This is an optimization exercise on Yosys and OpenROAD, whose aim is small area and a short achievable clock period, not a production implementation. At most, simulation tests tie the RTL to the original design; equivalence was not proved. Not every run is shown, and edits may drop behaviour that the tests do not exercise. Function not checked in runs 2 and 3: the RTL went through the layout flow alone.

`flow/design.v`:
```
`timescale 1ns/10ps
module lsfr (
    o0,
    o3,
    clock,
    reset
);
output [31:0] o0;
reg [31:0] o0;
output [31:0] o3;
reg [31:0] o3;
input clock;
input reset;
reg [31:0] z3;
reg [31:0] z2;
reg [31:0] z1;
reg [31:0] z0;
always @(posedge clock, negedge reset) begin: LSFR_WORK
    if (reset == 0) begin
        z0 <= 364;
        o0 <= 0;
        o3 <= 0;
        z2 <= 2;
        z3 <= 3;
        z1 <= 1;
    end
    else begin
        z0 <= z1;
        z1 <= z2;
        z2 <= z3;
        z3 <= ((z2 ^ (z1 << 31)) ^ (z0 >>> 1));
        o0 <= z0;
        o3 <= z3;
    end
end
endmodule
module Register (input [31:0] D, input Clk, output reg [31:0] Q);
 always @(posedge Clk)
 Q <= D;
endmodule 
`timescale 1ns/10ps
module adder (
    out,
    y,
    z,
    clock,
    reset
);
output [31:0] out;
reg [31:0] out;
input [31:0] y;
input [31:0] z;
input clock;
input reset;
always @(posedge clock, negedge reset) begin: ADDER_ADDE
    if (reset == 0) begin
        out <= 0;
    end
    else begin
        out <= (y + z);
    end
end
endmodule
`timescale 1ns/10ps
module B (
    out,
    x,
    clock,
    reset
);
output [31:0] out;
reg [31:0] out;
input [31:0] x;
input clock;
input reset;
wire [31:0] d0;
wire [31:0] d1;
wire [31:0] d2;
assign d0 = 32'd1238144;
assign d1 = 32'd12738209;
assign d2 = 32'd281023108;
always @(posedge clock, negedge reset) begin: B_T
    if (reset == 0) begin
        out <= 0;
    end
    else begin
        out <= (((x ^ d0) + d1) ^ d2);
    end
end
endmodule
`timescale 1ns/10ps
module splitter (
    out1,
    out2,
    in
);
output [31:0] out1;
wire [31:0] out1;
output [31:0] out2;
wire [31:0] out2;
input [31:0] in;
assign out1 = in;
assign out2 = in;
endmodule
module pi( in, out );
input wire [31:0]in;
output wire [31:0]out;
genvar i;
generate
  for(i=0; i<32; i=i+1)
  begin  : generate_block
    assign out[31-i] = in[i];
  end
endgenerate
endmodule
`timescale 1ns/10ps
module C (
    out,
    x,
    a,
    clock,
    reset
);
output [31:0] out;
reg [31:0] out;
input [31:0] x;
input [31:0] a;
input clock;
input reset;
wire [31:0] e_0;
reg [31:0] e_1;
reg [31:0] e_2;
assign e_0 = 32'd23456297;
always @(posedge clock, negedge reset) begin: C_S
    if (reset == 0) begin
        e_2 <= 56456;
        e_1 <= 43017;
        out <= 0;
    end
    else begin
        e_1[32-1:16] <= a[32-1:16];
        e_2[32-1:16] <= a[16-1:0];
        out <= (($signed({1'b0, x}) * ($signed({1'b0, e_1}) + ($signed({1'b0, e_2}) * ($signed({1'b0, x}) - 32'h1)))) + e_0);
    end
end
endmodule
`timescale 1ns/10ps
module ABC2 (
    OUT,
    CLOCK_50,
    RESET_N
);
input CLOCK_50;
input RESET_N;
output [31:0] OUT;
wire reset;
wire clock;
assign reset = RESET_N;
assign clock = CLOCK_50;
wire [31:0] z0;
wire [31:0] z3;
wire  [31:0]  x_in_wire;
wire  [31:0] x_out_wire;
wire  [31:0] B_out_wire;
wire  [31:0]  B_in_wire;
wire  [31:0] pi_in_wire;
wire  [31:0] pol_out_wire;
wire  [31:0] pol_in_wire;
lsfr A(.o0(z0), .o3(z3), .clock(clock), .reset(reset));
Register x(
			.D(x_in_wire),
			.Q(x_out_wire),
			.Clk(clock)
			);
adder Add(
			.out(x_in_wire),
			.y(z0),
			.z(B_out_wire),
			.clock(clock),
			.reset(reset)
		);
B B_1(
		 .out(B_out_wire),
		 .x(B_in_wire),
		 .clock(clock),
		 .reset(reset)
		);
splitter S(
		 .out1(B_in_wire),
		 .out2(pi_in_wire),
		 .in(x_out_wire)
		);	
pi Pi(
		 .in(pi_in_wire),
		 .out(pol_in_wire)
);
C C_1(
		 .out(pol_out_wire),
		 .x(pol_in_wire),
		 .a(z3),
		 .clock(clock),
		 .reset(reset)
);
assign OUT = pol_out_wire;
endmodule
```
`flow/run.sh`:
```
#!/bin/bash
# synth_recipe.tcl (not shown) runs the flow's synth.tcl, then flattens the netlist and writes it again
# the make line also repeats each setting of config.mk as NAME=value (left out here)
make -C /OpenROAD-flow-scripts/flow DESIGN_CONFIG=/design/flow/config.mk WORK_HOME=/design/flow/orfs CLKGATE_MAP_FILE= SYNTH_SCRIPT=/design/flow/synth_recipe.tcl finish
```
`flow/config.mk`:
```
export PLATFORM = sky130hd
export DESIGN_NAME = ABC2
export DESIGN_NICKNAME = ABC2
export VERILOG_FILES = /design/flow/design.v
export SDC_FILE = /design/flow/constraint.sdc
export NUM_CORES = 4
export LEC_CHECK = 0
export CAP_MARGIN = 20
export CORE_MARGIN = 2
export CORE_UTILIZATION = 40
export PLACE_DENSITY = 0.6
export SLEW_MARGIN = 20
```
`flow/constraint.sdc`:
```
create_clock -name core_clock -period 18.0 [get_ports {CLOCK_50}]
set_input_delay 3.6000 -clock core_clock [delete_from_list [all_inputs] [get_ports {CLOCK_50}]]
set_output_delay 3.6000 -clock core_clock [all_outputs]
set_load 0.01 [all_outputs]
```
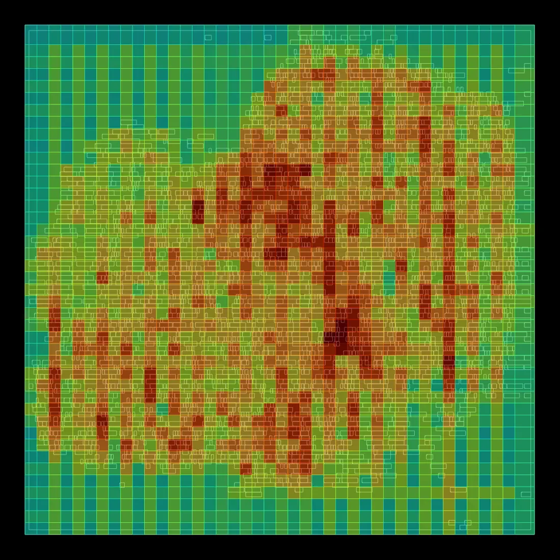
*Routing congestion map, run 1*
fin util: 44.1%
met1 Track Usage GR: 27.5%
GRT Util Overall: 20.7%
most crowded layer after global routing: met2
WL per Instance: 18.9 um

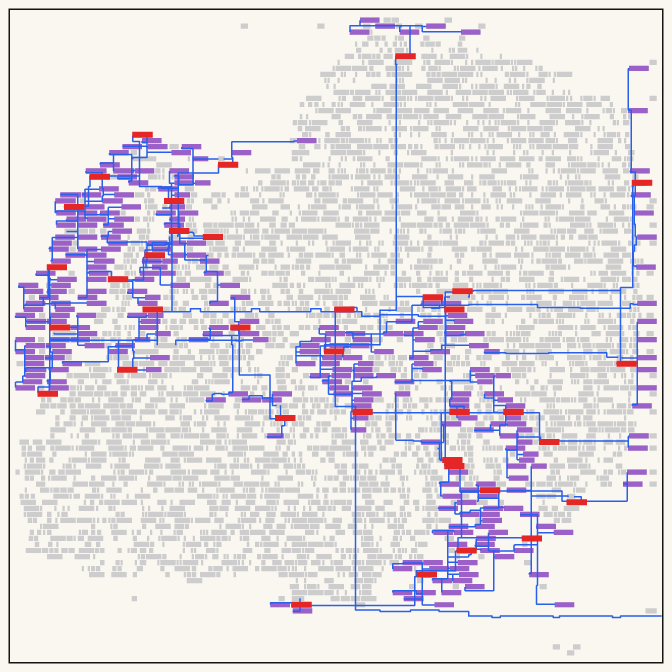
*Routed clock nets over the placement, run 1*
- cells driving clock nets: red (count 36)
- clock wires: blue (length 4540 um)
- flip-flops: purple (count 291)
- routed clock nets: 37

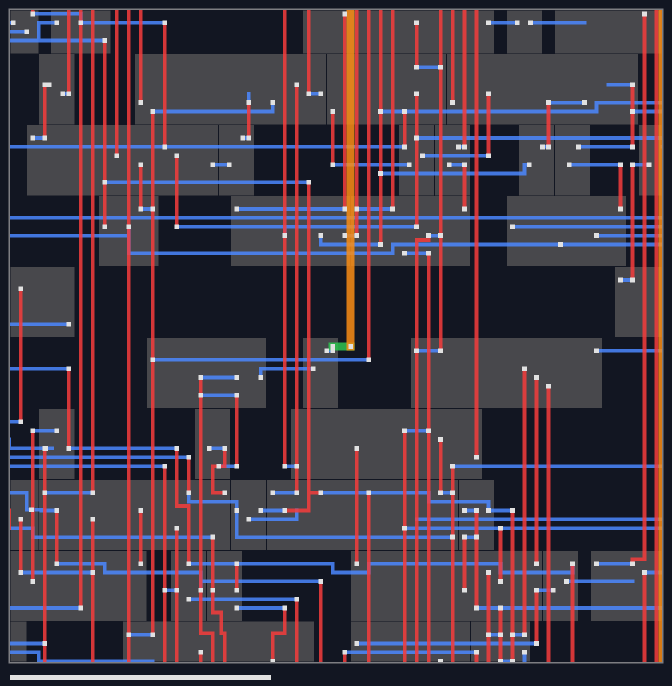
*Zoomed window, run 1*
Bar = 10 um. Window x 61 to 86, y 61 to 86 um. Cells in grey, sequential cells in the stronger grey; small squares are vias.
- met2: red
- met4: orange
- met1: blue
- met3: green
- sequential cells in the window: 0
- cells with their middle in the window: 39
- most frequent: inv_1 (12), fa_1 (12)

-- run 1: final cells by class --
cell class,instances,share of cell area (%)
Multi-Input combinational cell,2202,63.6
Sequential cell,291,19.4
Inverter,745,7.60
Tap cell,1080,3.67
Clock buffer,39,2.51
Timing Repair Buffer,96,2.20
Clock inverter,27,1.07
-- run 1: sequential cells by signal (all words and copies together), names as in the netlist --
name     cells
A.o3        32
A.z3        32
A.z0        32
Add.out     32
C_1.e_2      2
B_1.out     32
A.z1        31
C_1.e_1      1
x.Q         32
A.z2         1
C_1.out     32
A.o0        32
-- run 1: cell usage after synthesis, types with 3 or more instances --
cell type	number
xnor2_1	199
a21o_1	14
o21a_1	14
nor2b_1	50
a21oi_1	59
ha_1	345
nand2_1	311
dfxtp_1	32
and2_1	236
nor2_1	100
inv_1	745
or3_1	8
nor4_1	3
a31oi_1	12
nor3_1	32
dfrtp_1	250
o211ai_1	3
o21ai_1	3
o31a_1	3
a21boi_0	9
or3_4	4
nand2b_1	25
a211oi_1	5
xor2_1	77
o21ai_0	42
dfstp_2	9
nand4_1	6
and3_1	7
nand3b_1	3
xnor3_1	4
o21bai_1	10
o31ai_1	4
fa_1	551
nand3_1	16
buf_2	4
clkbuf_1	98
-- run 1: logic make-up (layout without fill, tap and decap cells) --
family	after synthesis	count (layout)
XOR/XNOR	284	284
adder cells (fa/ha/maj)	896	896
buffers and inverters	849	907
multiplexers	2	2
flip-flops	291	291
AO/OA/AOI/OAI	200	200
AND/OR/NAND/NOR	820	820
-- run 1: through the flow --
| step | hold WS, ps | instance area (sq um) | setup slack (ps) |
|---|---|---|---|
| after floorplan | 324 | 33700 | 1450 |
| after detailed placement | 327 | 35500 | 1470 |
| after CTS | 337 | 36800 | 1400 |
| after global routing | 341 | 36800 | 248 |
| final | 339 | 36800 | 1450 |
| after global placement | 325 | 35500 | 1820 |
-- run 1: path summary, 6_finish.rpt --
kind,from,slack [ps],endpoint,cells past startpoint
worst max register to register,x.Q[30],1450,C_1.out[31],64
worst min-delay path,Add.out[18],340,x.Q[18],0
worst max-delay path,x.Q[30],1450,C_1.out[31],64
worst min register to register,Add.out[18],340,x.Q[18],0
max in group asynchronous,RESET_N,12490,A.o0[9],3
min in group asynchronous,RESET_N,3080,C_1.out[6],1
-- run 1: layer usage --
layer	track usage, %	wire (um)	part of all wire (%)
met1	27.5	36900	44
met4	6.01	2510	3.0
met2	35.6	41200	49
met5	0	0	0
met3	2.71	4020	4.8
==> flow_metrics.env, run 1 <==
export IMPL_overflow=0
export IMPL_status="complete, no violations"
export IMPL_antenna_found_initial=1
export IMPL_synth_top_area_cell="fa_1"
export IMPL_cts_hold_buffers=0
export IMPL_multiInputGateArea_sq_mm=0.0234
export IMPL_hold_class="reg2reg"
export IMPL_dieArea_sq_mm=0.0866
export IMPL_avgSynthCellArea_sq_um=10.1
export IMPL_synth_simple_area_share_pct=12.2
export IMPL_drv_slew=0
export IMPL_cts_tree="done"
export IMPL_ant_nets=0
export IMPL_synthMuxAreaShare_pct=0.0594
export IMPL_drive_gt1_share_pct=5.03
export IMPL_post_cts_resized=0
export IMPL_path_class="reg2reg"
export IMPL_antennaDiodeCount=0
export IMPL_synthArstFlopShare_pct=89.0
export IMPL_tns_ps=0
export IMPL_synthFlopType="dfrtp_1"
export IMPL_fillers=7925
export IMPL_worst_path_buf_inv=9
export IMPL_die_h_um=294
export IMPL_register_area_sq_mm=0.00713
export IMPL_setup_viol=0
### Pin map, run 1

Pins as bars across the die edge, other pins in grey.
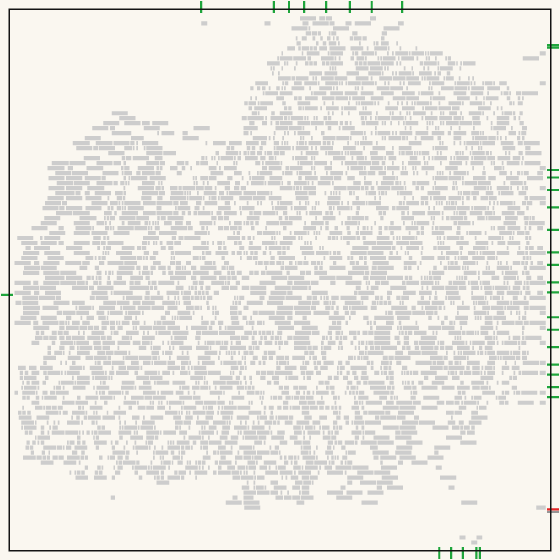

## Run 2: large edit since run 1, in outline
flow/design.v: 205 -> 3277 lines; modules unchanged: 0
  ABC2: edited, 58 -> 3277 lines
  removed: lsfr, Register, adder, B, splitter, pi, C
--- a/flow/config.mk
+++ b/flow/config.mk
@@ -6,4 +6,5 @@
 export NUM_CORES = 4
 export LEC_CHECK = 0
+export ABC_CLOCK_PERIOD_IN_PS = 4500
 export CAP_MARGIN = 20
 export CORE_MARGIN = 2
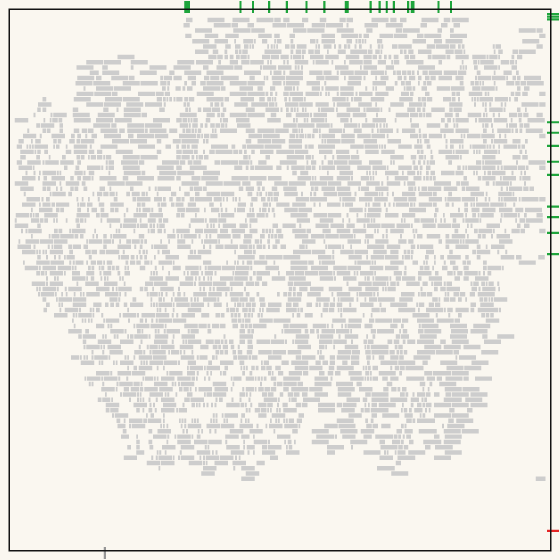
*Pin map, run 2*
Pins as bars across the die edge, other pins in grey.
- OUT: green (pins 32; direction output; edge 20 north, 12 east)
- RESET_N: red (pins 1; direction input; edge east)

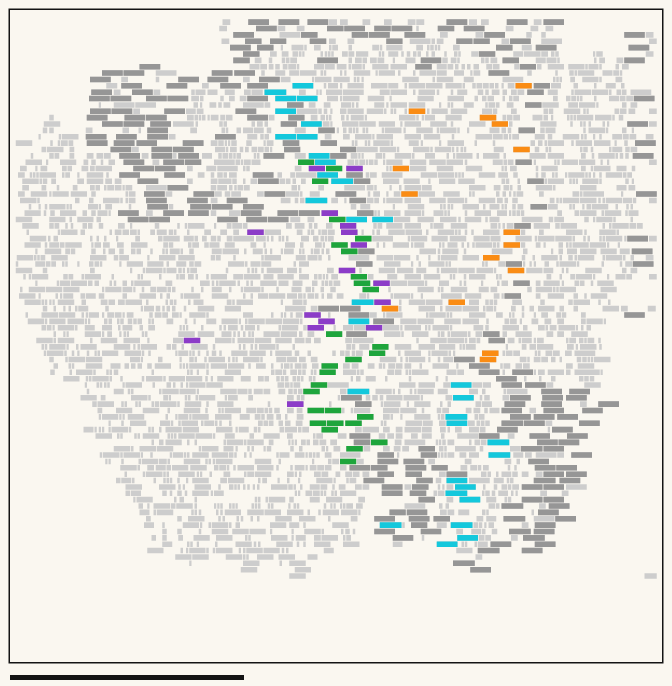
*Sequential cells grouped by signal name, run 2*
Bar = 100 um. Other sequential cells in the stronger grey, the rest of the logic in the fainter grey.
- PA: green (placed flops 28; where centre)
- PL: orange (placed flops 15)
- RA: purple (placed flops 16; where centre)
- BF: cyan (placed flops 32)

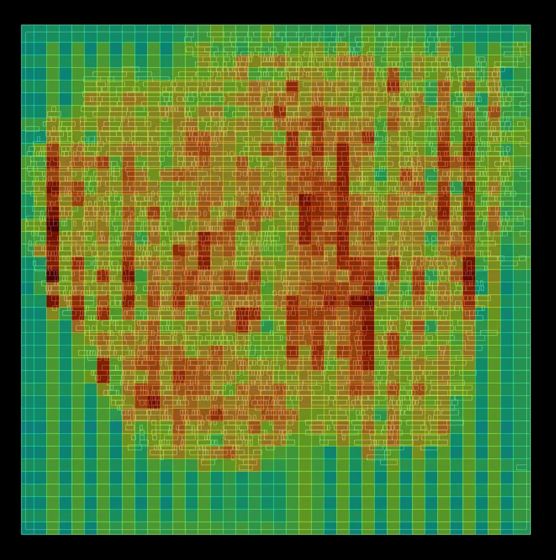
*Routing congestion map, run 2*
fin util: 44.1%
M2 GR Usage: 32.1%
met1 Track Usage GR: 27.4%

==> flow_metrics.env, run 2 <==
export IMPL_reg2reg_to="PA[27]"
export IMPL_overflow=0
export IMPL_yosysMostFrequentCell="inv_1"
export IMPL_synthMuxAreaShare_pct=0
export IMPL_dpl_cell_area_sq_mm=0.0316
export IMPL_grt_use_total_pct=19.4
export IMPL_hold_end="OUT[10]"
export IMPL_die_x_um=279
export IMPL_hold_class="reg2reg"
export IMPL_drive_gt1_share_pct=4.53
export IMPL_avgSynthCellArea_sq_um=10.4
export IMPL_grt_pass1_wl_um=117000
export IMPL_register_area_sq_mm=0.00809
export IMPL_synth_top_area_cell="fa_1"
export IMPL_antenna_found_initial=2
export IMPL_whs_path_depth=0
export IMPL_synthFlopType="dfrtp_1"
export IMPL_r2r_start="XA[30]"
export IMPL_antennaDiodeCount=0
export IMPL_synthArstFlopShare_pct=64.6
export IMPL_ff2ff_path_depth=18
export IMPL_synth_simple_area_share_pct=10.7
export IMPL_synth_cells=2913
export IMPL_status="complete, no violations"
export IMPL_path_class="reg2reg"
export IMPL_tns_ps=0
export IMPL_fillers=7122
export IMPL_cts_hold_buffers=0
export IMPL_r2r_setup_slack_ps=12370
export IMPL_routedWlPerCell_um=18.3
export IMPL_critical_path_depth=18
export IMPL_netlist_top_cells_count="inv_1 (617), fa_1 (478), nand2_1 (229)"
export IMPL_die_h_um=279
export IMPL_cts_tree="done"
export IMPL_ant_nets=0
export IMPL_worst_path_buf_inv=4
export IMPL_hold_ws_ps=327
export IMPL_drv_slew=0
export IMPL_design_area_sq_mm=0.0329
export IMPL_multiInputGateArea_sq_mm=0.0195
==> run 2: final cells by class <==
cell class	instances	area share, %
Multi-Input combinational cell	1887	59.3
Clock buffer	57	3.48
Clock inverter	15	0.441
Tap cell	969	3.68
Inverter	625	7.13
Timing Repair Buffer	51	1.43
Sequential cell	347	24.6
==> run 2: worst reg2reg max path, cell delays in order (launching register included) <==
cell	delay [ps]
dfrtp_1	320
buf_4	440
inv_1	510
nor2_1	260
fa_1	460
fa_1	490
inv_1	50
fa_1	360
inv_1	80
fa_1	440
fa_1	460
ha_1	240
or2_2	330
nor2_1	110
o2111ai_1	160
a2111oi_2	400
o31ai_1	130
a21oi_1	190
xnor2_1	140
==> run 2: cell families (layout without fill, tap and decap cells) <==
kind of cell	count (synthesis)	count (layout)
flops	347	347
fa+ha+maj	681	681
simple gates	669	669
compound gates	267	267
buf+inv	679	748
xor+xnor	270	270
==> run 2: worst max path at each step <==
stage	startpoint	end	slack [ps]
2_1_floorplan	XA[30]	PA[28]	13010
3_3_place_gp	RESET_N	L2[28]	12080
3_5_place_dp	RESET_N	L3[29]	12040
4_1_cts	XA[30]	PA[27]	12440
5_1_grt	XA[30]	PA[27]	12180
6_report	XA[30]	PA[27]	12370
==> run 2: layer usage <==
metal	track usage, %	vias up	wire (um)
li1	-	8891	-
met1	27.4	9667	33500
met2	32.1	411	33900
met3	1.81	116	2970
met4	5.42	0	1810
met5	0	-	0
==> run 2: through the flow <==
step                      cells  setup slack, ps
after detailed placement   3879            12040
after global routing       3951            12180
after floorplan            2913            13010
final                      3951            12370
after CTS                  3951            12440
after global placement     3879            12080
==> run 2 -> run 3 <==
--- a/flow/config.mk
+++ b/flow/config.mk
@@ -5,7 +5,6 @@
 export SDC_FILE = /design/flow/constraint.sdc
 export NUM_CORES = 4
 export LEC_CHECK = 0
-export ABC_CLOCK_PERIOD_IN_PS = 4500
 export CAP_MARGIN = 20
 export CORE_MARGIN = 2
 export CORE_UTILIZATION = 40
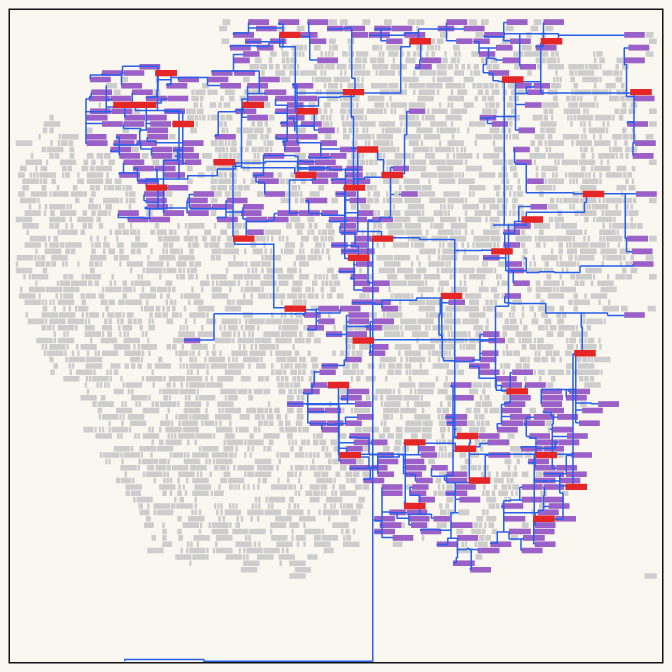
*Routed clock nets over the placement, run 3*
- flip-flops: purple (count 347)
- clock wires: blue (length 4890 um)
- cells driving clock nets: red (count 39)
- flops lie: spread over the die

==> flow_metrics.env, run 3 <==
export IMPL_drv_slew=0
export IMPL_critPathLaunch="XA[30]"
export IMPL_grt_use_total_pct=19.4
export IMPL_drive_gt1_share_pct=4.53
export IMPL_dieArea_sq_mm=0.0776
export IMPL_overflow=0
export IMPL_reg2reg_to="PA[27]"
export IMPL_post_route_util_pct=44.1
export IMPL_die_h_um=279
export IMPL_ff2ff_path_depth=18
export IMPL_r2r_start="XA[30]"
export IMPL_tns_ps=0
export IMPL_avgSynthCellArea_sq_um=10.4
export IMPL_status="complete, no violations"
export IMPL_critical_path_depth=18
export IMPL_ant_nets=0
export IMPL_cts_hold_buffers=0
export IMPL_design_area_sq_mm=0.0329
export IMPL_routedWlPerCell_um=18.3
export IMPL_die_x_um=279
export IMPL_post_cts_resized=0
export IMPL_cts_tree="done"
export IMPL_path_class="reg2reg"
export IMPL_dpl_cell_area_sq_mm=0.0316
export IMPL_critPathCapture="PA[27]"
export IMPL_worst_path_buf_inv=4
export IMPL_synthFlopType="dfrtp_1"
export IMPL_hold_class="reg2reg"
export IMPL_setup_viol=0
export IMPL_antenna_found_initial=2
export IMPL_grt_pass1_wl_um=117000
export IMPL_antennaDiodeCount=0
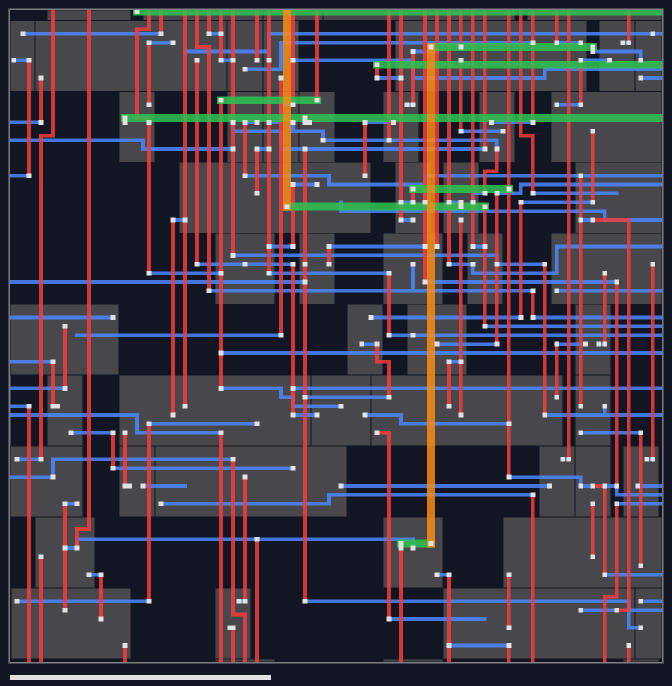
*Zoomed window, run 3*
Bar = 10 um. Window x 57 to 82, y 57 to 82 um. Cells in grey, sequential cells in the stronger grey; small squares are vias.
- met2: red
- met4: orange
- met1: blue
- met3: green
- most frequent: inv_1 (12), nor2_1 (11), fa_1 (11)
- sequential cells in the window: 0
- cells with their middle in the window: 44

run 3: worst min path at each step:
stage	start	end	cells after the start
6_report	TB[10]	OUT[10]	0
5_1_grt	TB[12]	OUT[12]	0
4_1_cts	TB[10]	OUT[10]	0
3_5_place_dp	TB[10]	OUT[10]	0
3_3_place_gp	TB[1]	OUT[1]	0
2_1_floorplan	TB[0]	OUT[0]	0
run 3: routing by layer:
| metal | vias to the layer above | track usage (%) | wire (um) |
|---|---|---|---|
| met4 | 0 | 5.42 | 1810 |
| met5 | - | 0 | 0 |
| met3 | 116 | 1.81 | 2970 |
| met2 | 411 | 32.1 | 33900 |
| met1 | 9667 | 27.4 | 33500 |
| li1 | 8891 | - | - |
run 3: worst reg2reg max path: stages (launching register included):
cell       delay (ps)
dfrtp_1           320
buf_4             440
inv_1             510
nor2_1            260
fa_1              460
fa_1              490
inv_1              50
fa_1              360
inv_1              80
fa_1              440
fa_1              460
ha_1              240
or2_2             330
nor2_1            110
o2111ai_1         160
a2111oi_2         400
o31ai_1           130
a21oi_1           190
xnor2_1           140
run 3: area by class of cell:
cell class              count  area, sq um  area share (%)
inverters                 625         2350            7.13
flip-flops and latches    347         8090            24.6
clock inverters            15          145           0.441
clock buffers              57         1140            3.48
multi-input cells        1887        19500            59.3
repair buffers             51          470            1.43
well taps                 969         1210            3.68
run 3: kinds of logic (layout without fill, tap and decap cells):
logic type	Yosys count	after routing	synth area share, %
DFF	347	347	26.8
buffers and inverters	679	748	8.46
and+or+nand+nor	669	669	10.7
xor gates and xnor gates	270	270	7.84
AOI/OAI and AO/OA	267	267	5.95
adders and majority gates	681	681	40.2
run 3: per-stage QoR:
| stage | setup slack, ps | std cells |
|---|---|---|
| floorplan | 13010 | 2913 |
| global placement | 12080 | 3879 |
| detailed placement | 12040 | 3879 |
| finish | 12370 | 3951 |
| global route | 12180 | 3951 |
| CTS | 12440 | 3951 |
--- run 4: outline of the changes from run 3 ---
flow/design.v: 3277 -> 2740 lines; modules unchanged: 0
  ABC2: edited, 3277 -> 2732 lines
  FA: new, 4 lines
  HA: new, 4 lines
==> module FA as of run 4 <==
module FA (input a, input b, input c, output s, output co);
assign s = a ^ b ^ c;
assign co = (a & b) | (a & c) | (b & c);
endmodule
==> module HA as of run 4 <==
module HA (input a, input b, output s, output co);
assign s = a ^ b;
assign co = a & b;
endmodule
--- a/flow/config.mk
+++ b/flow/config.mk
@@ -11,2 +11,3 @@
 export PLACE_DENSITY = 0.6
 export SLEW_MARGIN = 20
+export SYNTH_HIERARCHICAL = 1
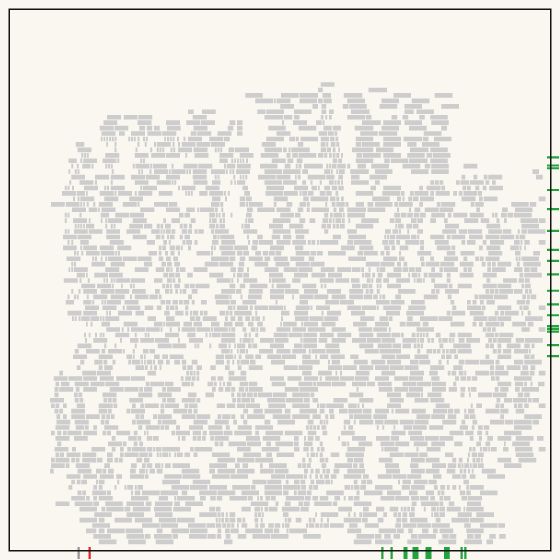
*Pin map, run 4*
Pins as bars across the die edge, other pins in grey.
- OUT: green (pins 32; direction output; edge 17 east, 15 south)
- RESET_N: red (pins 1; direction input; edge south)
- all pins by edge: 17 south, 17 east

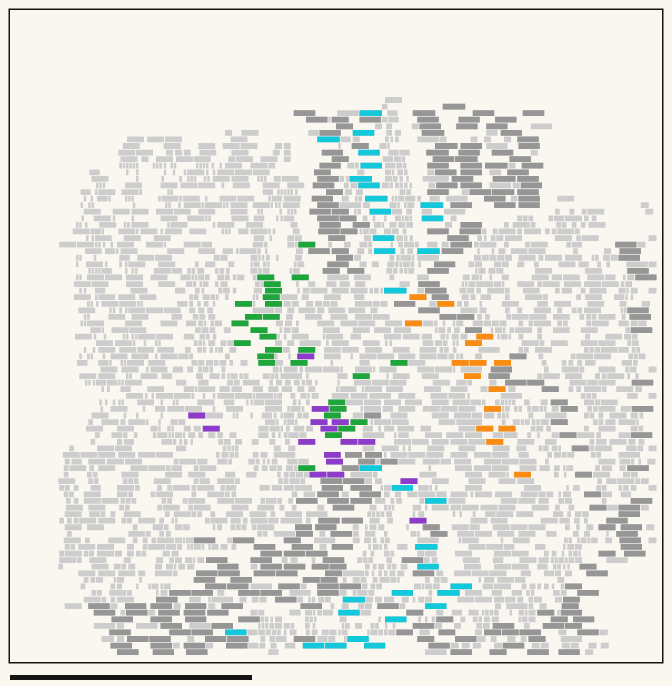
*Sequential cells grouped by signal name, run 4*
Bar = 100 um. Other sequential cells in the stronger grey, the rest of the logic in the fainter grey.
- PA: green (placed flops 28; where centre)
- RA: purple (placed flops 16)
- BF: cyan (placed flops 32; where a column down the middle)
- PL: orange (placed flops 15; where east)
- not coloured: 256
fin util: 44.2%
Seq/total area: 26.2%
FF/Latch Area: 0.00809 sq mm

==> flow_metrics.env, run 4 <==
export IMPL_dieArea_sq_mm=0.0728
export IMPL_routedWlPerCell_um=20.8
export IMPL_tns_ps=0
export IMPL_overflow=0
export IMPL_reg2reg_to="PA[28]"
export IMPL_drive_gt1_share_pct=4.36
export IMPL_grt_use_total_pct=19.9
export IMPL_dpl_cell_area_sq_mm=0.0297
export IMPL_use_met2_pct=32.7
export IMPL_post_cts_resized=0
export IMPL_status="complete, no violations"
export IMPL_antenna_found_initial=0
export IMPL_r2r_setup_slack_ps=11810
export IMPL_post_place_ws_ps=11900
export IMPL_grt_pass1_wl_um=113000
export IMPL_hold_ws_ps=327
export IMPL_final_cells=3394
export IMPL_fin_ws_ps=11810
export IMPL_path_class="reg2reg"
export IMPL_cts_tree="done"
export IMPL_synthFlopType="dfrtp_1"
export IMPL_netlist_top_cells_count="fa_1 (479), and2_1 (233), nor2_1 (225)"
export IMPL_grt_pass1_vias=19700
export IMPL_setup_viol=0
export IMPL_min_from="TB[5]"
export IMPL_die_h_um=270
export IMPL_avgSynthCellArea_sq_um=11.8
export IMPL_design_area_sq_mm=0.0309
export IMPL_ff2ff_path_depth=16
export IMPL_die_x_um=270
export IMPL_whs_path_depth=0
export IMPL_antennaDiodeCount=0
export IMPL_fillers=6448
export IMPL_yosysMostFrequentCell="fa_1"
export IMPL_synth_top_area_cell="fa_1"
export IMPL_synth_cells=2397
export IMPL_r2r_start="XA[30]"
export IMPL_drv_slew=0
export IMPL_hold_end="OUT[5]"
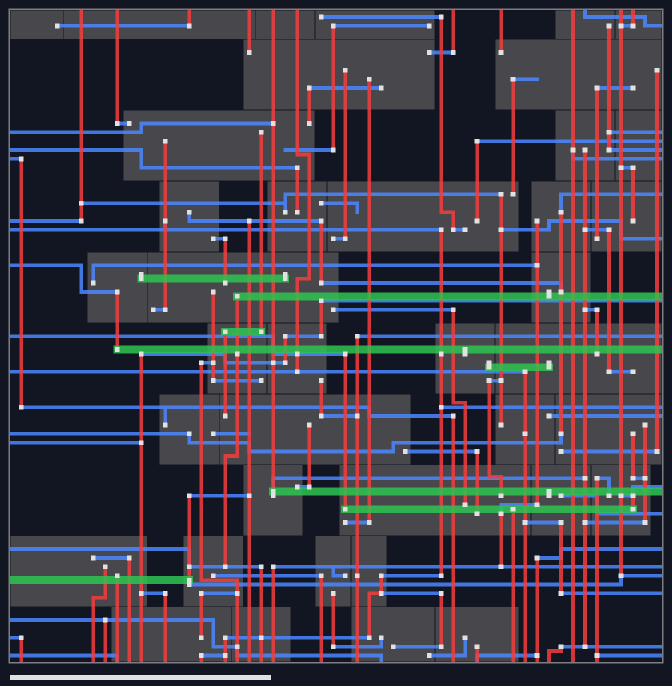
*Zoomed window, run 4*
Bar = 10 um. Window x 55 to 80, y 55 to 80 um. Cells in grey, sequential cells in the stronger grey; small squares are vias.
- met1: blue
- met3: green
- met2: red
- most frequent: and2_1 (16), fa_1 (10), nand2_1 (2)
- sequential cells in the window: 0
- cells with their middle in the window: 31

-- run 4: logic make-up after synthesis --
logic type	count (synthesis)	share of synthesized area, %
AO/OA/AOI/OAI	293	6.71
flip-flops	347	28.6
AND/OR/NAND/NOR	662	11.8
XOR/XNOR	270	8.37
adder cells (fa/ha/maj)	672	42.5
buffers and inverters	153	2.06
-- run 4: metal layers --
metal	part of all wire, %	up-vias
met2	48	456
met3	4.5	83
met1	45	9303
met4	2.6	0
met5	0	-
li1	-	7871
-- run 4: Yosys stat by module (local to each module, per instance) --
module  copies in the design  cell area, sq um
ABC2                       1             17900
FA                       476              20.0
HA                        69              12.5
-- run 4: cell type report --
type                            instances  area, sq um  area share, %
Clock buffer                           56         1140           3.68
Clock inverter                         13          155          0.501
Inverter                               93          349           1.13
Multi-Input combinational cell       1897        19600           63.3
Sequential cell                       347         8090           26.2
Tap cell                              940         1180           3.80
Timing Repair Buffer                   48          448           1.45
-- run 4: worst max-delay path: stages, from the launching register on --
cell and delay, ps:
dfrtp_1 800, clkinv_1 950, nor2_1 400, fa_1 460, fa_1 480, fa_1 540, fa_1 420, ha_1 370
a21o_1 180, a21o_1 170, a21oi_1 140, o21ai_0 160, a31o_1 260, a21oi_1 260, o2111ai_1 180, a21oi_1 220
xnor2_1 130
-- run 4: worst max path at each step --
stage	end	startpoint	slack, ps
6_report	PA[28]	XA[30]	11810
5_1_grt	PA[28]	XA[30]	11490
4_1_cts	PA[28]	XA[30]	11890
3_5_place_dp	PA[28]	XA[30]	11900
3_3_place_gp	PA[28]	XA[30]	12030
2_1_floorplan	PA[28]	XA[31]	13060
### Routed clock nets over the placement, run 4

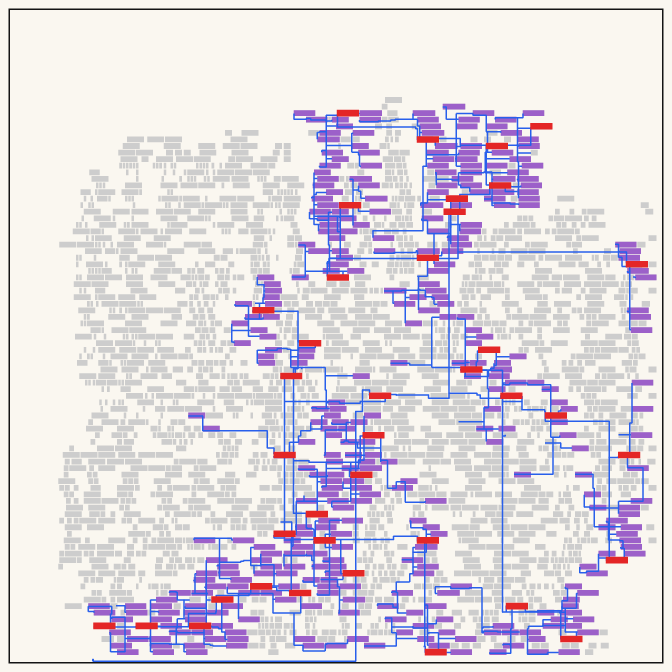

==> run 4 -> run 5 <==
==> flow/flow/run.sh (new file) <==
#!/bin/bash
# Standard ORFS layout (standard.sh, unchanged synthesis), asking the
# resizer's repair_timing for a larger setup margin at the same clock and SDC.
set -euo pipefail
bash standard.sh SETUP_SLACK_MARGIN=13.2 finish > flow_make.log 2>&1
==> flow/standard.sh (new file) <==
#!/bin/bash
# synth_recipe.tcl (not shown) runs the flow's synth.tcl, then flattens the netlist and writes it again
# the make line also repeats each setting of config.mk as NAME=value (left out here)
make -C /OpenROAD-flow-scripts/flow DESIGN_CONFIG=/design/flow/config.mk WORK_HOME=/design/flow/orfs CLKGATE_MAP_FILE= SYNTH_SCRIPT=/design/flow/synth_recipe.tcl "${@:-finish}"
removed: flow/run.sh
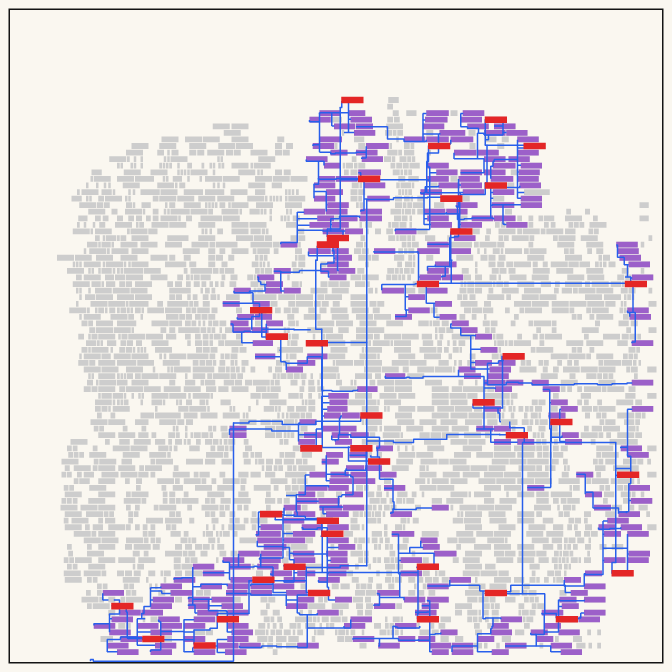
*Routed clock nets over the placement, run 5*
- flip-flops: purple (count 347)
- clock wires: blue (length 4550 um)
- cells driving clock nets: red (count 39)
- routed clock nets: 40

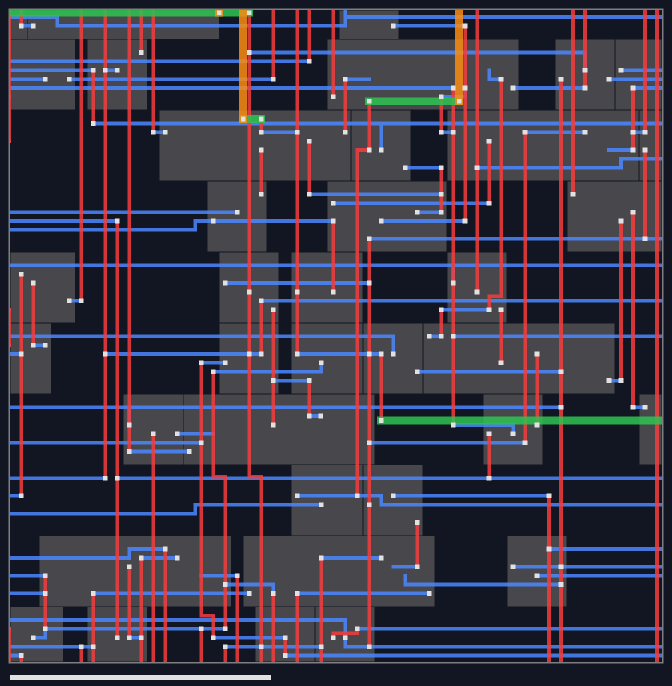
*Zoomed window, run 5*
Bar = 10 um. Window x 55 to 80, y 55 to 80 um. Cells in grey, sequential cells in the stronger grey; small squares are vias.
- met1: blue
- met3: green
- met2: red
- met4: orange
- sequential cells in the window: 0
- most frequent: and2_1 (17), fa_1 (7), buf_4 (3)
- cells with their middle in the window: 29

==> flow_metrics.env, run 5 <==
export IMPL_status="complete, no violations"
export IMPL_grt_use_total_pct=20.6
export IMPL_fillers=6219
export IMPL_yosys_area_share_xor_xnor_pct=8.37
export IMPL_grt_pass1_vias=19900
export IMPL_period_needed_ps=4840
export IMPL_hold_class="reg2reg"
export IMPL_drv_slew=0
export IMPL_synth_top_family_by_area="adder cells"
export IMPL_synth_seq_cells=347
export IMPL_synth_cells=2397
export IMPL_grt_pass1_wl_um=116000
export IMPL_design_area_sq_mm=0.0326
export IMPL_tns_ps=0
export IMPL_cts_tree="done"
export IMPL_synth_seq_area_share_pct=28.6
export IMPL_synthArstFlopShare_pct=64.6
export IMPL_multiInputGateArea_sq_mm=0.0200
export IMPL_synth_compound_area_share_pct=6.71
export IMPL_synth_fa_ha_area_share_pct=42.5
export IMPL_post_route_util_pct=46.5
export IMPL_num_vias=18300
export IMPL_die_h_um=270
export IMPL_dieArea_sq_mm=0.0728
export IMPL_avgSynthCellArea_sq_um=11.8
export IMPL_synth_top_area_cell="fa_1"
export IMPL_final_cells=3504
export IMPL_overflow=0
export IMPL_drive_gt1_share_pct=14.4
export IMPL_dpl_cell_area_sq_mm=0.0297
export IMPL_setup_viol=0
export IMPL_path_class="reg2reg"
export IMPL_netlist_top_cells_count="fa_1 (479), and2_1 (233), nor2_1 (225)"
export IMPL_yosysMostFrequentCell="fa_1"
export IMPL_synth_simple_area_share_pct=11.8
export IMPL_die_x_um=270
export IMPL_antenna_found_initial=0
export IMPL_register_area_sq_mm=0.00816
export IMPL_routedWlPerCell_um=21.3
export IMPL_ant_nets=0
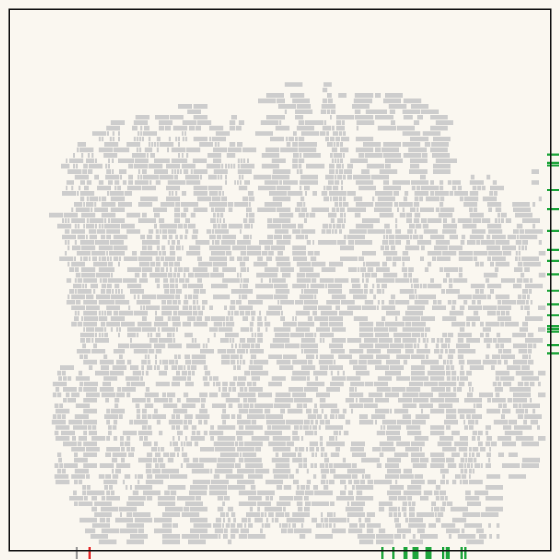
*Pin map, run 5*
Pins as bars across the die edge, other pins in grey.
- RESET_N: red (pins 1; direction input; edge south)
- OUT: green (pins 32; direction output; edge 17 east, 15 south)
- all pins by edge: 17 south, 17 east

-- run 5: changes by cell type in the layout (fill, tap and decap cells not counted), moves of 15 or more --
cell             before  now
inv_1                84   66
buf_4                15   95
dfxtp_1             123  100
dfxtp_2               0   15
clkinvlp_4            1   20
ha_1                193  173
clkdlybuf4s50_1      32    0
ha_4                  0   17
-- run 5: cell families (layout without fill, tap and decap cells) --
group / Yosys count / after routing
compound gates: 293 / 293
fa+ha+maj: 672 / 672
xor+xnor: 270 / 270
flops: 347 / 347
simple gates: 662 / 662
buf+inv: 153 / 319
other cells: 0 / 1
-- run 5: layout make-up --
cell class	instances	share of cell area, %
clock buffer	53	3.37
tap	940	3.61
sequential	347	25.0
inverter	93	1.47
timing repair buffer	148	4.03
timing repair inverter	6	0.142
clock inverter	19	0.837
multi-input combinational	1897	61.5
antenna	1	0.00768
-- run 5: worst paths after layout --
| check | from | to | slack [ps] | cells after the start |
|---|---|---|---|---|
| max | XA[20] | PA[27] | 13160 | 16 |
| min | TB[2] | OUT[2] | 320 | 0 |
| max reg2reg | XA[20] | PA[27] | 13160 | 16 |
| min reg2reg | TB[2] | OUT[2] | 320 | 0 |
| max in group asynchronous | RESET_N | XA[14] | 13570 | 3 |
| min in group asynchronous | RESET_N | L0[26] | 3010 | 1 |
-- run 5: repair_timing --
| item | 4_1_cts | 5_1_grt |
|---|---|---|
| resized for setup | 196 | 111 |
| endpoints found under the setup margin | 139 | 109 |
| pin swaps | 3 | 44 |
| setup buffers | 43 | 56 |
| hold endpoints to repair | 0 | 0 |
| cloned | 5 | 2 |
-- run 5: modules after synthesis, one instance, submodules excluded --
module,flip-flops and latches,cell area [sq um],cells,copies in the design
HA,0,12.5,1,69
ABC2,347,17900,1852,1
FA,0,20.0,1,476
-- run 5: metal layers --
metal / global-route usage (%) / share of wire (%)
met1: 28.3 / 45
met2: 33.6 / 47
met5: 0 / 0
met4: 6.29 / 3.1
met3: 3.10 / 5.0
-- run 5: metrics by stage --
stage | worst slack (ps) | hold WS (ps)
finish | 13160 | 317
global placement | 12050 | 317
global route | 13070 | 323
detailed placement | 11950 | 320
CTS | 13180 | 315
floorplan | 13210 | 316
-- run 5: worst max-delay path, stage by stage, from the launching register on --
cell and delay, ps:
dfrtp_1 380, buf_12 150, clkinvlp_4 190, buf_4 210
buf_4 180, nor2_1 140, fa_1 460, fa_1 490
fa_1 410, fa_1 540, fa_1 460, ha_4 340
and3b_1 180, a21oi_1 40, o21ai_1 120, nor4_1 80
a311o_1 320
### Routing congestion map, run 5

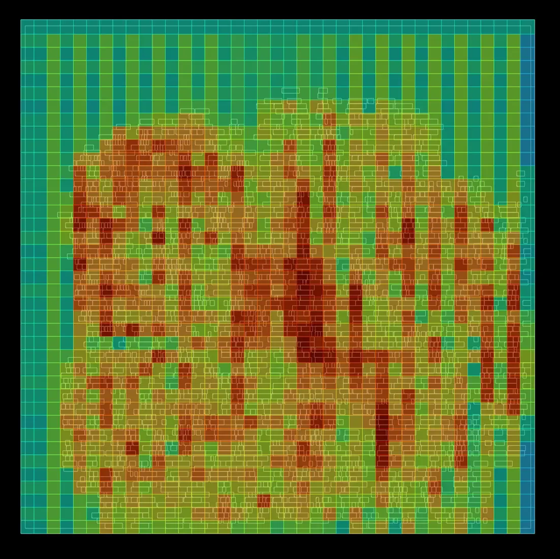

==> run 5 -> run 6 <==
--- a/flow/config.mk
+++ b/flow/config.mk
@@ -7,7 +7,7 @@
 export LEC_CHECK = 0
 export CAP_MARGIN = 20
 export CORE_MARGIN = 2
-export CORE_UTILIZATION = 40
-export PLACE_DENSITY = 0.6
+export CORE_UTILIZATION = 65
+export PLACE_DENSITY = 0.8
 export SLEW_MARGIN = 20
 export SYNTH_HIERARCHICAL = 1
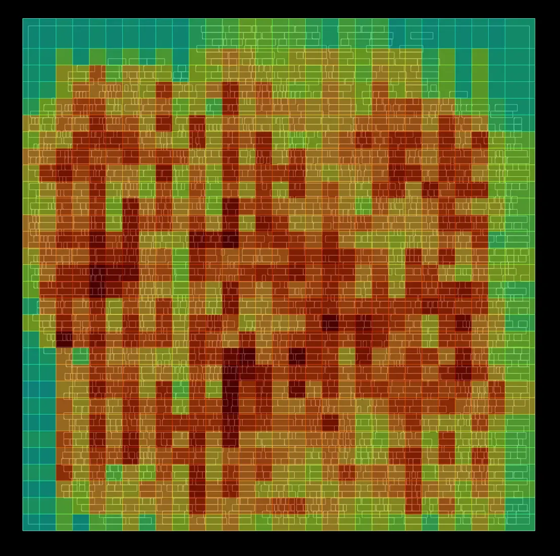
*Routing congestion map, run 6*
GR met3 Demand/Resource: 6.22%
M2 GR Usage: 56.2%
fin util: 74.4%
met1 Track Usage GR: 43.5%
GRT Util Overall: 34.0%

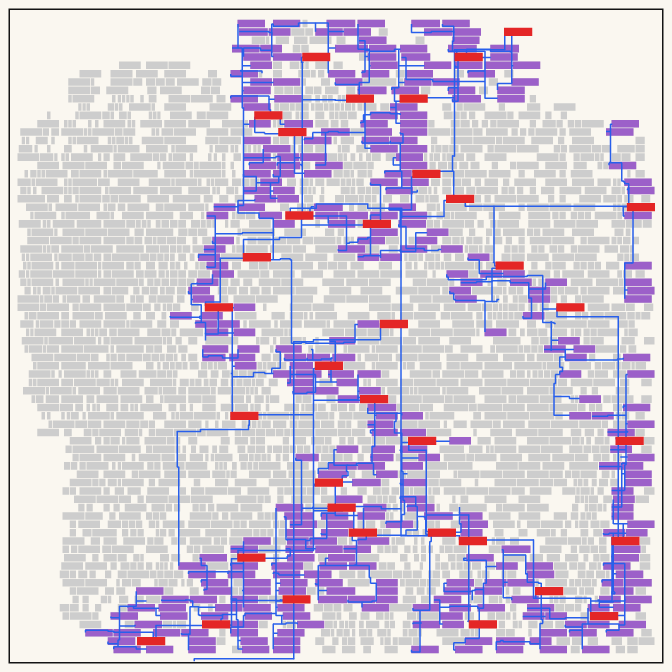
*Routed clock nets over the placement, run 6*
- clock wires: blue (length 4260 um)
- flip-flops: purple (count 347)
- cells driving clock nets: red (count 35)
- flops lie: spread over the die
post-route clock skew: 33.3 ps

==> flow_metrics.env, run 6 <==
export IMPL_status="complete, no violations"
export IMPL_worst_path_buf_inv=3
export IMPL_antenna_found_initial=2
export IMPL_tns_ps=0
export IMPL_yosysMostFrequentCell="fa_1"
export IMPL_cts_tree="done"
export IMPL_grt_pass1_wl_um=115000
export IMPL_cp_top_family="adder cells"
export IMPL_drive_gt1_share_pct=13.4
export IMPL_fin_ws_ps=13170
export IMPL_grt_pass1_vias=20800
export IMPL_synth_seq_cells=347
export IMPL_synth_top_area_cell="fa_1"
export IMPL_critPathMaxStageDelay_ps=540
export IMPL_synthFlopType="dfrtp_1"
export IMPL_ant_nets=0
export IMPL_netlist_top_cells_count="fa_1 (479), and2_1 (233), nor2_1 (225)"
export IMPL_avgSynthCellArea_sq_um=11.8
export IMPL_critical_path_depth=17
export IMPL_synth_seq_area_share_pct=28.6
export IMPL_cp_cell_sequence="buf_12 -> clkinvlp_4 -> buf_4 -> nor2_1 -> fa_1 -> fa_1 -> fa_1 -> fa_1 -> ha_2 -> a21o_1 -> a21oi_2 -> o21ai_1 -> a31o_1 -> a21oi_2 -> o2111ai_1 -> a21oi_1 -> xnor2_1"
export IMPL_crit_top_cell="fa_1"
export IMPL_period_needed_ps=4830
export IMPL_hold_ws_ps=323
export IMPL_whs_path_depth=0
export IMPL_routedWlPerCell_um=24.1
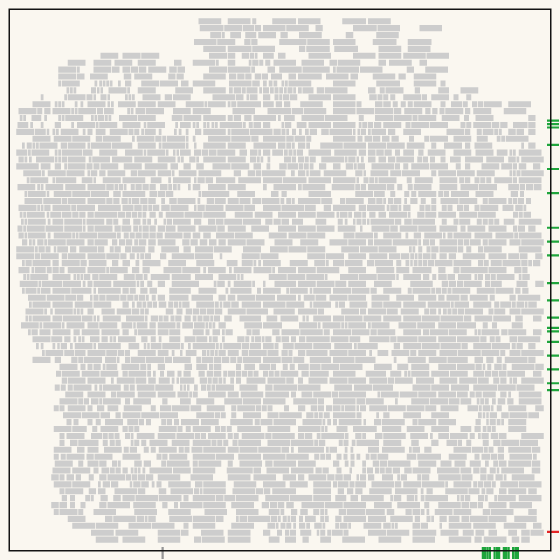
*Pin map, run 6*
Pins as bars across the die edge, other pins in grey.
- RESET_N: red (pins 1; direction input; edge east)
- OUT: green (pins 32; direction output; edge 19 east, 13 south)
number of port buffers: 33
Chip Width: 213 um

## run 6: cell families (layout without fill, tap and decap cells)
group / Yosys count / after routing / synth area share, %
and+or+nand+nor: 662 / 662 / 11.8
other: 0 / 1 / 0
adders and majority gates: 672 / 672 / 42.5
DFF: 347 / 347 / 28.6
AOI/OAI and AO/OA: 293 / 293 / 6.71
xor gates and xnor gates: 270 / 270 / 8.37
buffers and inverters: 153 / 293 / 2.06
## run 6: modules after synthesis, one instance, submodules excluded
module | area (sq um) | copies in the design
FA | 20.0 | 476
ABC2 | 17900 | 1
HA | 12.5 | 69
## run 6: area by class of cell
cell class	count	area (sq um)
repair buffers	130	1250
diodes	1	2.50
inverters	93	467
flip-flops and latches	347	8170
repair inverters	6	45.0
clock inverters	15	221
well taps	585	732
multi-input cells	1897	20100
clock buffers	49	970
fillers	2718	11000
## run 6: final timing paths
check,from,to,slack (ps)
worst min-delay path,TB[7],OUT[7],320
worst max register to register,XA[19],PA[28],13170
worst min register to register,TB[7],OUT[7],320
min in group asynchronous,RESET_N,OUT[6],3020
worst max-delay path,XA[19],PA[28],13170
max in group asynchronous,RESET_N,XA[29],13680
## run 6: repair_timing
item / 4_1_cts / 5_1_grt
cloned: 6 / 1
setup buffers: 35 / 47
setup endpoints to repair: 55 / 28
endpoints found under the hold margin: 0 / 0
pin swaps: 6 / 53
resized for setup: 144 / 144
## run 6: metal layers
metal | vias up | part of all wire (%) | global-route usage, % | wire [um]
li1 | 8052 | - | - | -
met1 | 9692 | 38 | 43.5 | 28300
met2 | 1031 | 48 | 56.2 | 36000
met3 | 275 | 8.6 | 6.22 | 6450
met4 | 2 | 6.0 | 17.2 | 4490
met5 | - | 0.011 | 0 | 8
## run 6: stage by stage
stage	instances	cell area (sq um)
3_5_place_dp	2969	29200
6_report	3123	32000
2_1_floorplan	2397	28300
4_1_cts	3074	31100
3_3_place_gp	2969	29200
5_1_grt	3122	32000
## run 6: worst register-to-register path: stages, from the launching register on
cell	delay [ps]
dfrtp_1	370
buf_12	160
clkinvlp_4	260
buf_4	230
nor2_1	120
fa_1	450
fa_1	540
fa_1	440
fa_1	500
ha_2	320
a21o_1	190
a21oi_2	140
o21ai_1	100
a31o_1	250
a21oi_2	170
o2111ai_1	150
a21oi_1	210
xnor2_1	140
### Zoomed window, run 6

Bar = 10 um. Window x 41 to 66, y 41 to 66 um. Cells in grey, sequential cells in the stronger grey; small squares are vias.
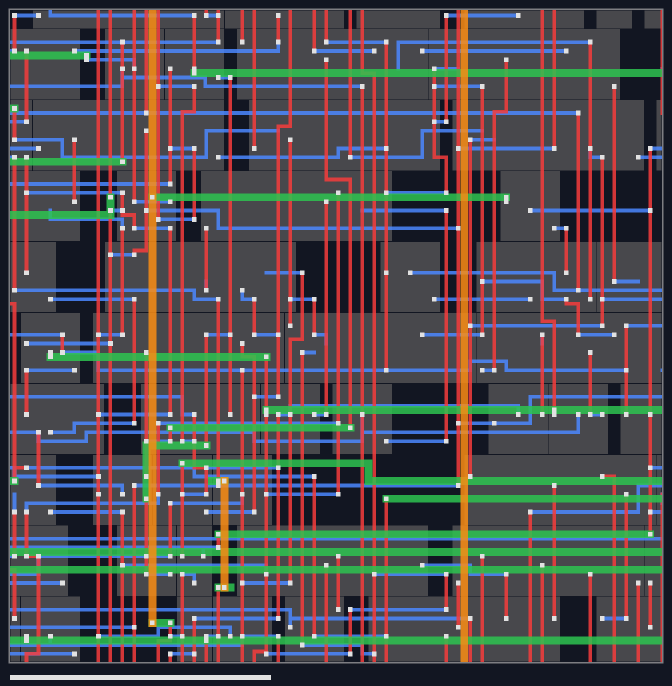

## Run 7: large edit since run 6, in outline
flow/design.v: 2740 -> 3168 lines; modules unchanged: 2
  ABC2: edited, 2732 -> 3160 lines
--- a/flow/config.mk
+++ b/flow/config.mk
@@ -9,4 +9,6 @@
 export CORE_MARGIN = 2
 export CORE_UTILIZATION = 65
+export CTS_CLUSTER_DIAMETER = 60
+export CTS_CLUSTER_SIZE = 40
 export PLACE_DENSITY = 0.8
 export SLEW_MARGIN = 20
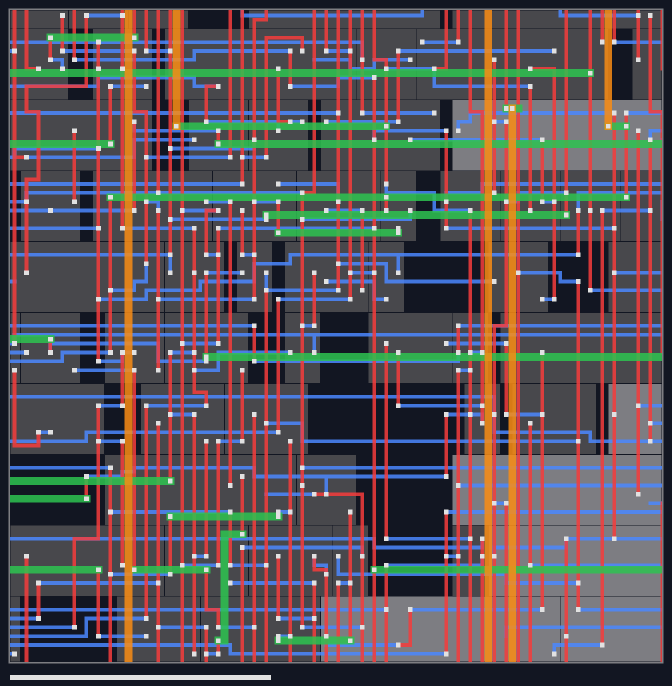
*Zoomed window, run 7*
Bar = 10 um. Window x 41 to 66, y 41 to 66 um. Cells in grey, sequential cells in the stronger grey; small squares are vias.
- met3: green
- met2: red
- met1: blue
- met4: orange
- cells with their middle in the window: 46
- sequential cells in the window: 4
- most frequent: and2_1 (13), xnor2_1 (9), nand2_1 (8)
- netlist names of flops here include: XA (2)

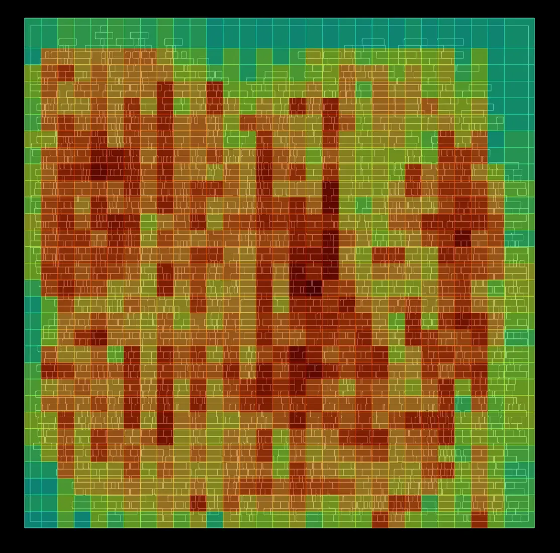
*Routing congestion map, run 7*
GRT Util Overall: 33.3%
M2 GR Usage: 55.6%

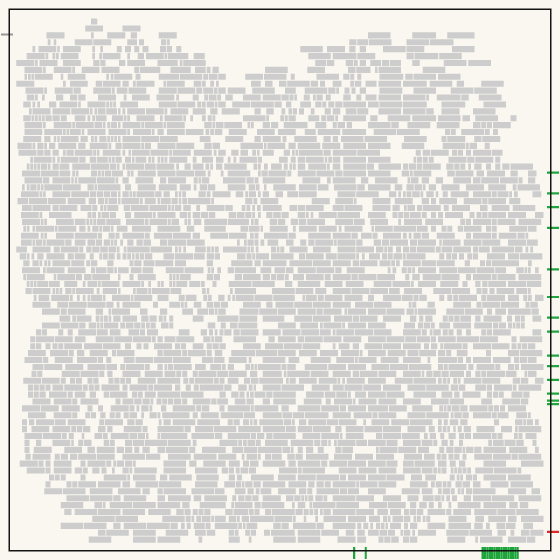
*Pin map, run 7*
Pins as bars across the die edge, other pins in grey.
- OUT: green (pins 32; direction output; edge 18 south, 14 east)
- RESET_N: red (pins 1; direction input; edge east)
- all pins by edge: 18 south, 15 east, 1 west
Chip Width: 213 um
chip height: 213 um

==> flow_metrics.env, run 7 <==
export IMPL_status="complete, no violations"
export IMPL_path_class="reg2reg"
export IMPL_grt_pass1_vias=20600
export IMPL_drive_gt1_share_pct=12.9
export IMPL_hold_ws_ps=331
export IMPL_drv_slew=0
export IMPL_overflow=0
export IMPL_synthArstFlopShare_pct=64.6
export IMPL_dp_cells=2984
export IMPL_setup_viol=0
export IMPL_cts_tree="done"
export IMPL_netlist_top_cells_count="fa_1 (479), nor2_1 (246), and2_1 (237)"
export IMPL_yosysMostFrequentCell="fa_1"
export IMPL_avgSynthCellArea_sq_um=11.7
export IMPL_ant_nets=0
export IMPL_synth_seq_area_share_pct=28.6
export IMPL_routedWlPerCell_um=23.4
export IMPL_synth_cells=2411
export IMPL_worst_path_buf_inv=2
export IMPL_slowest_stage="fa_2"
export IMPL_antenna_found_initial=0
export IMPL_post_place_ws_ps=11850
export IMPL_fin_ws_ps=13160
export IMPL_io_buffers=33
export IMPL_critPathMaxStageDelay_ps=560
## run 7: path summary, 6_finish.rpt
kind,startpoint,endpoint,slack [ps],cells past startpoint
max in group asynchronous,RESET_N,BF[1],13560,2
min in group asynchronous,RESET_N,OUT[4],3020,1
worst min register to register,TB[2],OUT[2],330,0
worst max register to register,PA[10],TB[30],13160,17
worst max-delay path,PA[10],TB[30],13160,17
worst min-delay path,TB[2],OUT[2],330,0
## run 7: cell type report
| class | count | area (sq um) |
|---|---|---|
| Clock buffer | 28 | 637 |
| Antenna cell | 1 | 2.50 |
| Fill cell | 2787 | 11400 |
| Tap cell | 585 | 732 |
| Sequential cell | 347 | 8170 |
| Inverter | 89 | 455 |
| Timing Repair Buffer | 143 | 1310 |
| Clock inverter | 16 | 238 |
| Timing Repair inverter | 5 | 37.5 |
| Multi-Input combinational cell | 1918 | 20000 |
## run 7: logic make-up after synthesis
logic type               Yosys count  synth area share [%]
XOR/XNOR                         256                  7.93
AND/OR/NAND/NOR                  718                  12.6
AO/OA/AOI/OAI                    271                  6.40
flip-flops                       347                  28.6
buffers and inverters            146                  1.95
adder cells (fa/ha/maj)          672                  42.4
multiplexers                       1                0.0354
## run 7: modules after synthesis (local to each module, per instance)
module / cells inside / times used / area, sq um
ABC2: 1866 / 1 / 17900
FA: 1 / 476 / 20.0
HA: 1 / 69 / 12.5
## run 7: timing repair
item | in CTS | in global routing
pin swaps | 16 | 31
endpoints found under the hold margin | 0 | 0
setup buffers | 51 | 44
gates resized for setup | 178 | 88
setup endpoints to repair | 59 | 25
gates cloned | 5 | 3
## run 7: per-layer routing
metal	track usage, %	up-vias	share of wire (%)
li1	-	8074	-
met1	44.0	9789	40
met2	55.6	911	49
met3	5.17	213	7.1
met4	13.5	0	3.9
met5	0	-	0
## run 7: metrics by stage
stage	utilization, %	cell area [sq um]
5_1_grt	73.5	31600
3_3_place_gp	68.0	29200
6_report	73.5	31600
3_5_place_dp	68.0	29200
4_1_cts	71.8	30900
2_1_floorplan	-	28300

separate check: timing with driven ports:
In the flow no input, the clock included, has a driving cell. The finished layouts below were timed again as built, in two steps. Step 1, drivers: a clkbuf_16 drives CLOCK_50 and a buf_2 each remaining input, both assumed. Step 2 times the ports against the registers' clock, not the clock port: input delays grow and output delays shrink by t, the midpoint of the rising clock arrivals with the driver on. Three values: no drivers, after step 1, after step 2; two values: the first two.
run	t, ns	slack for setup (ns)	worst register clock-pin slew, ns
run 1	0.637	1.446 / 1.446 / 1.446	0.07 / 0.07
run 2	0.610	12.370 / 12.370 / 12.212	0.07 / 0.07
run 3	0.610	12.370 / 12.370 / 12.212	0.07 / 0.07
run 4	0.601	11.811 / 11.811 / 11.811	0.07 / 0.07
run 5	0.615	13.164 / 13.164 / 12.954	0.06 / 0.06
run 6	0.585	13.175 / 13.168 / 13.095	0.07 / 0.07
run 7	0.620	13.158 / 13.158 / 12.950	0.11 / 0.11
After both steps setup and hold are still met in every run listed. The setup slack of run 5, which loses most, moves by 0.000 ns with the drivers and by -0.210 ns with both steps. The worst setup slack also covers recovery checks on asynchronous resets.
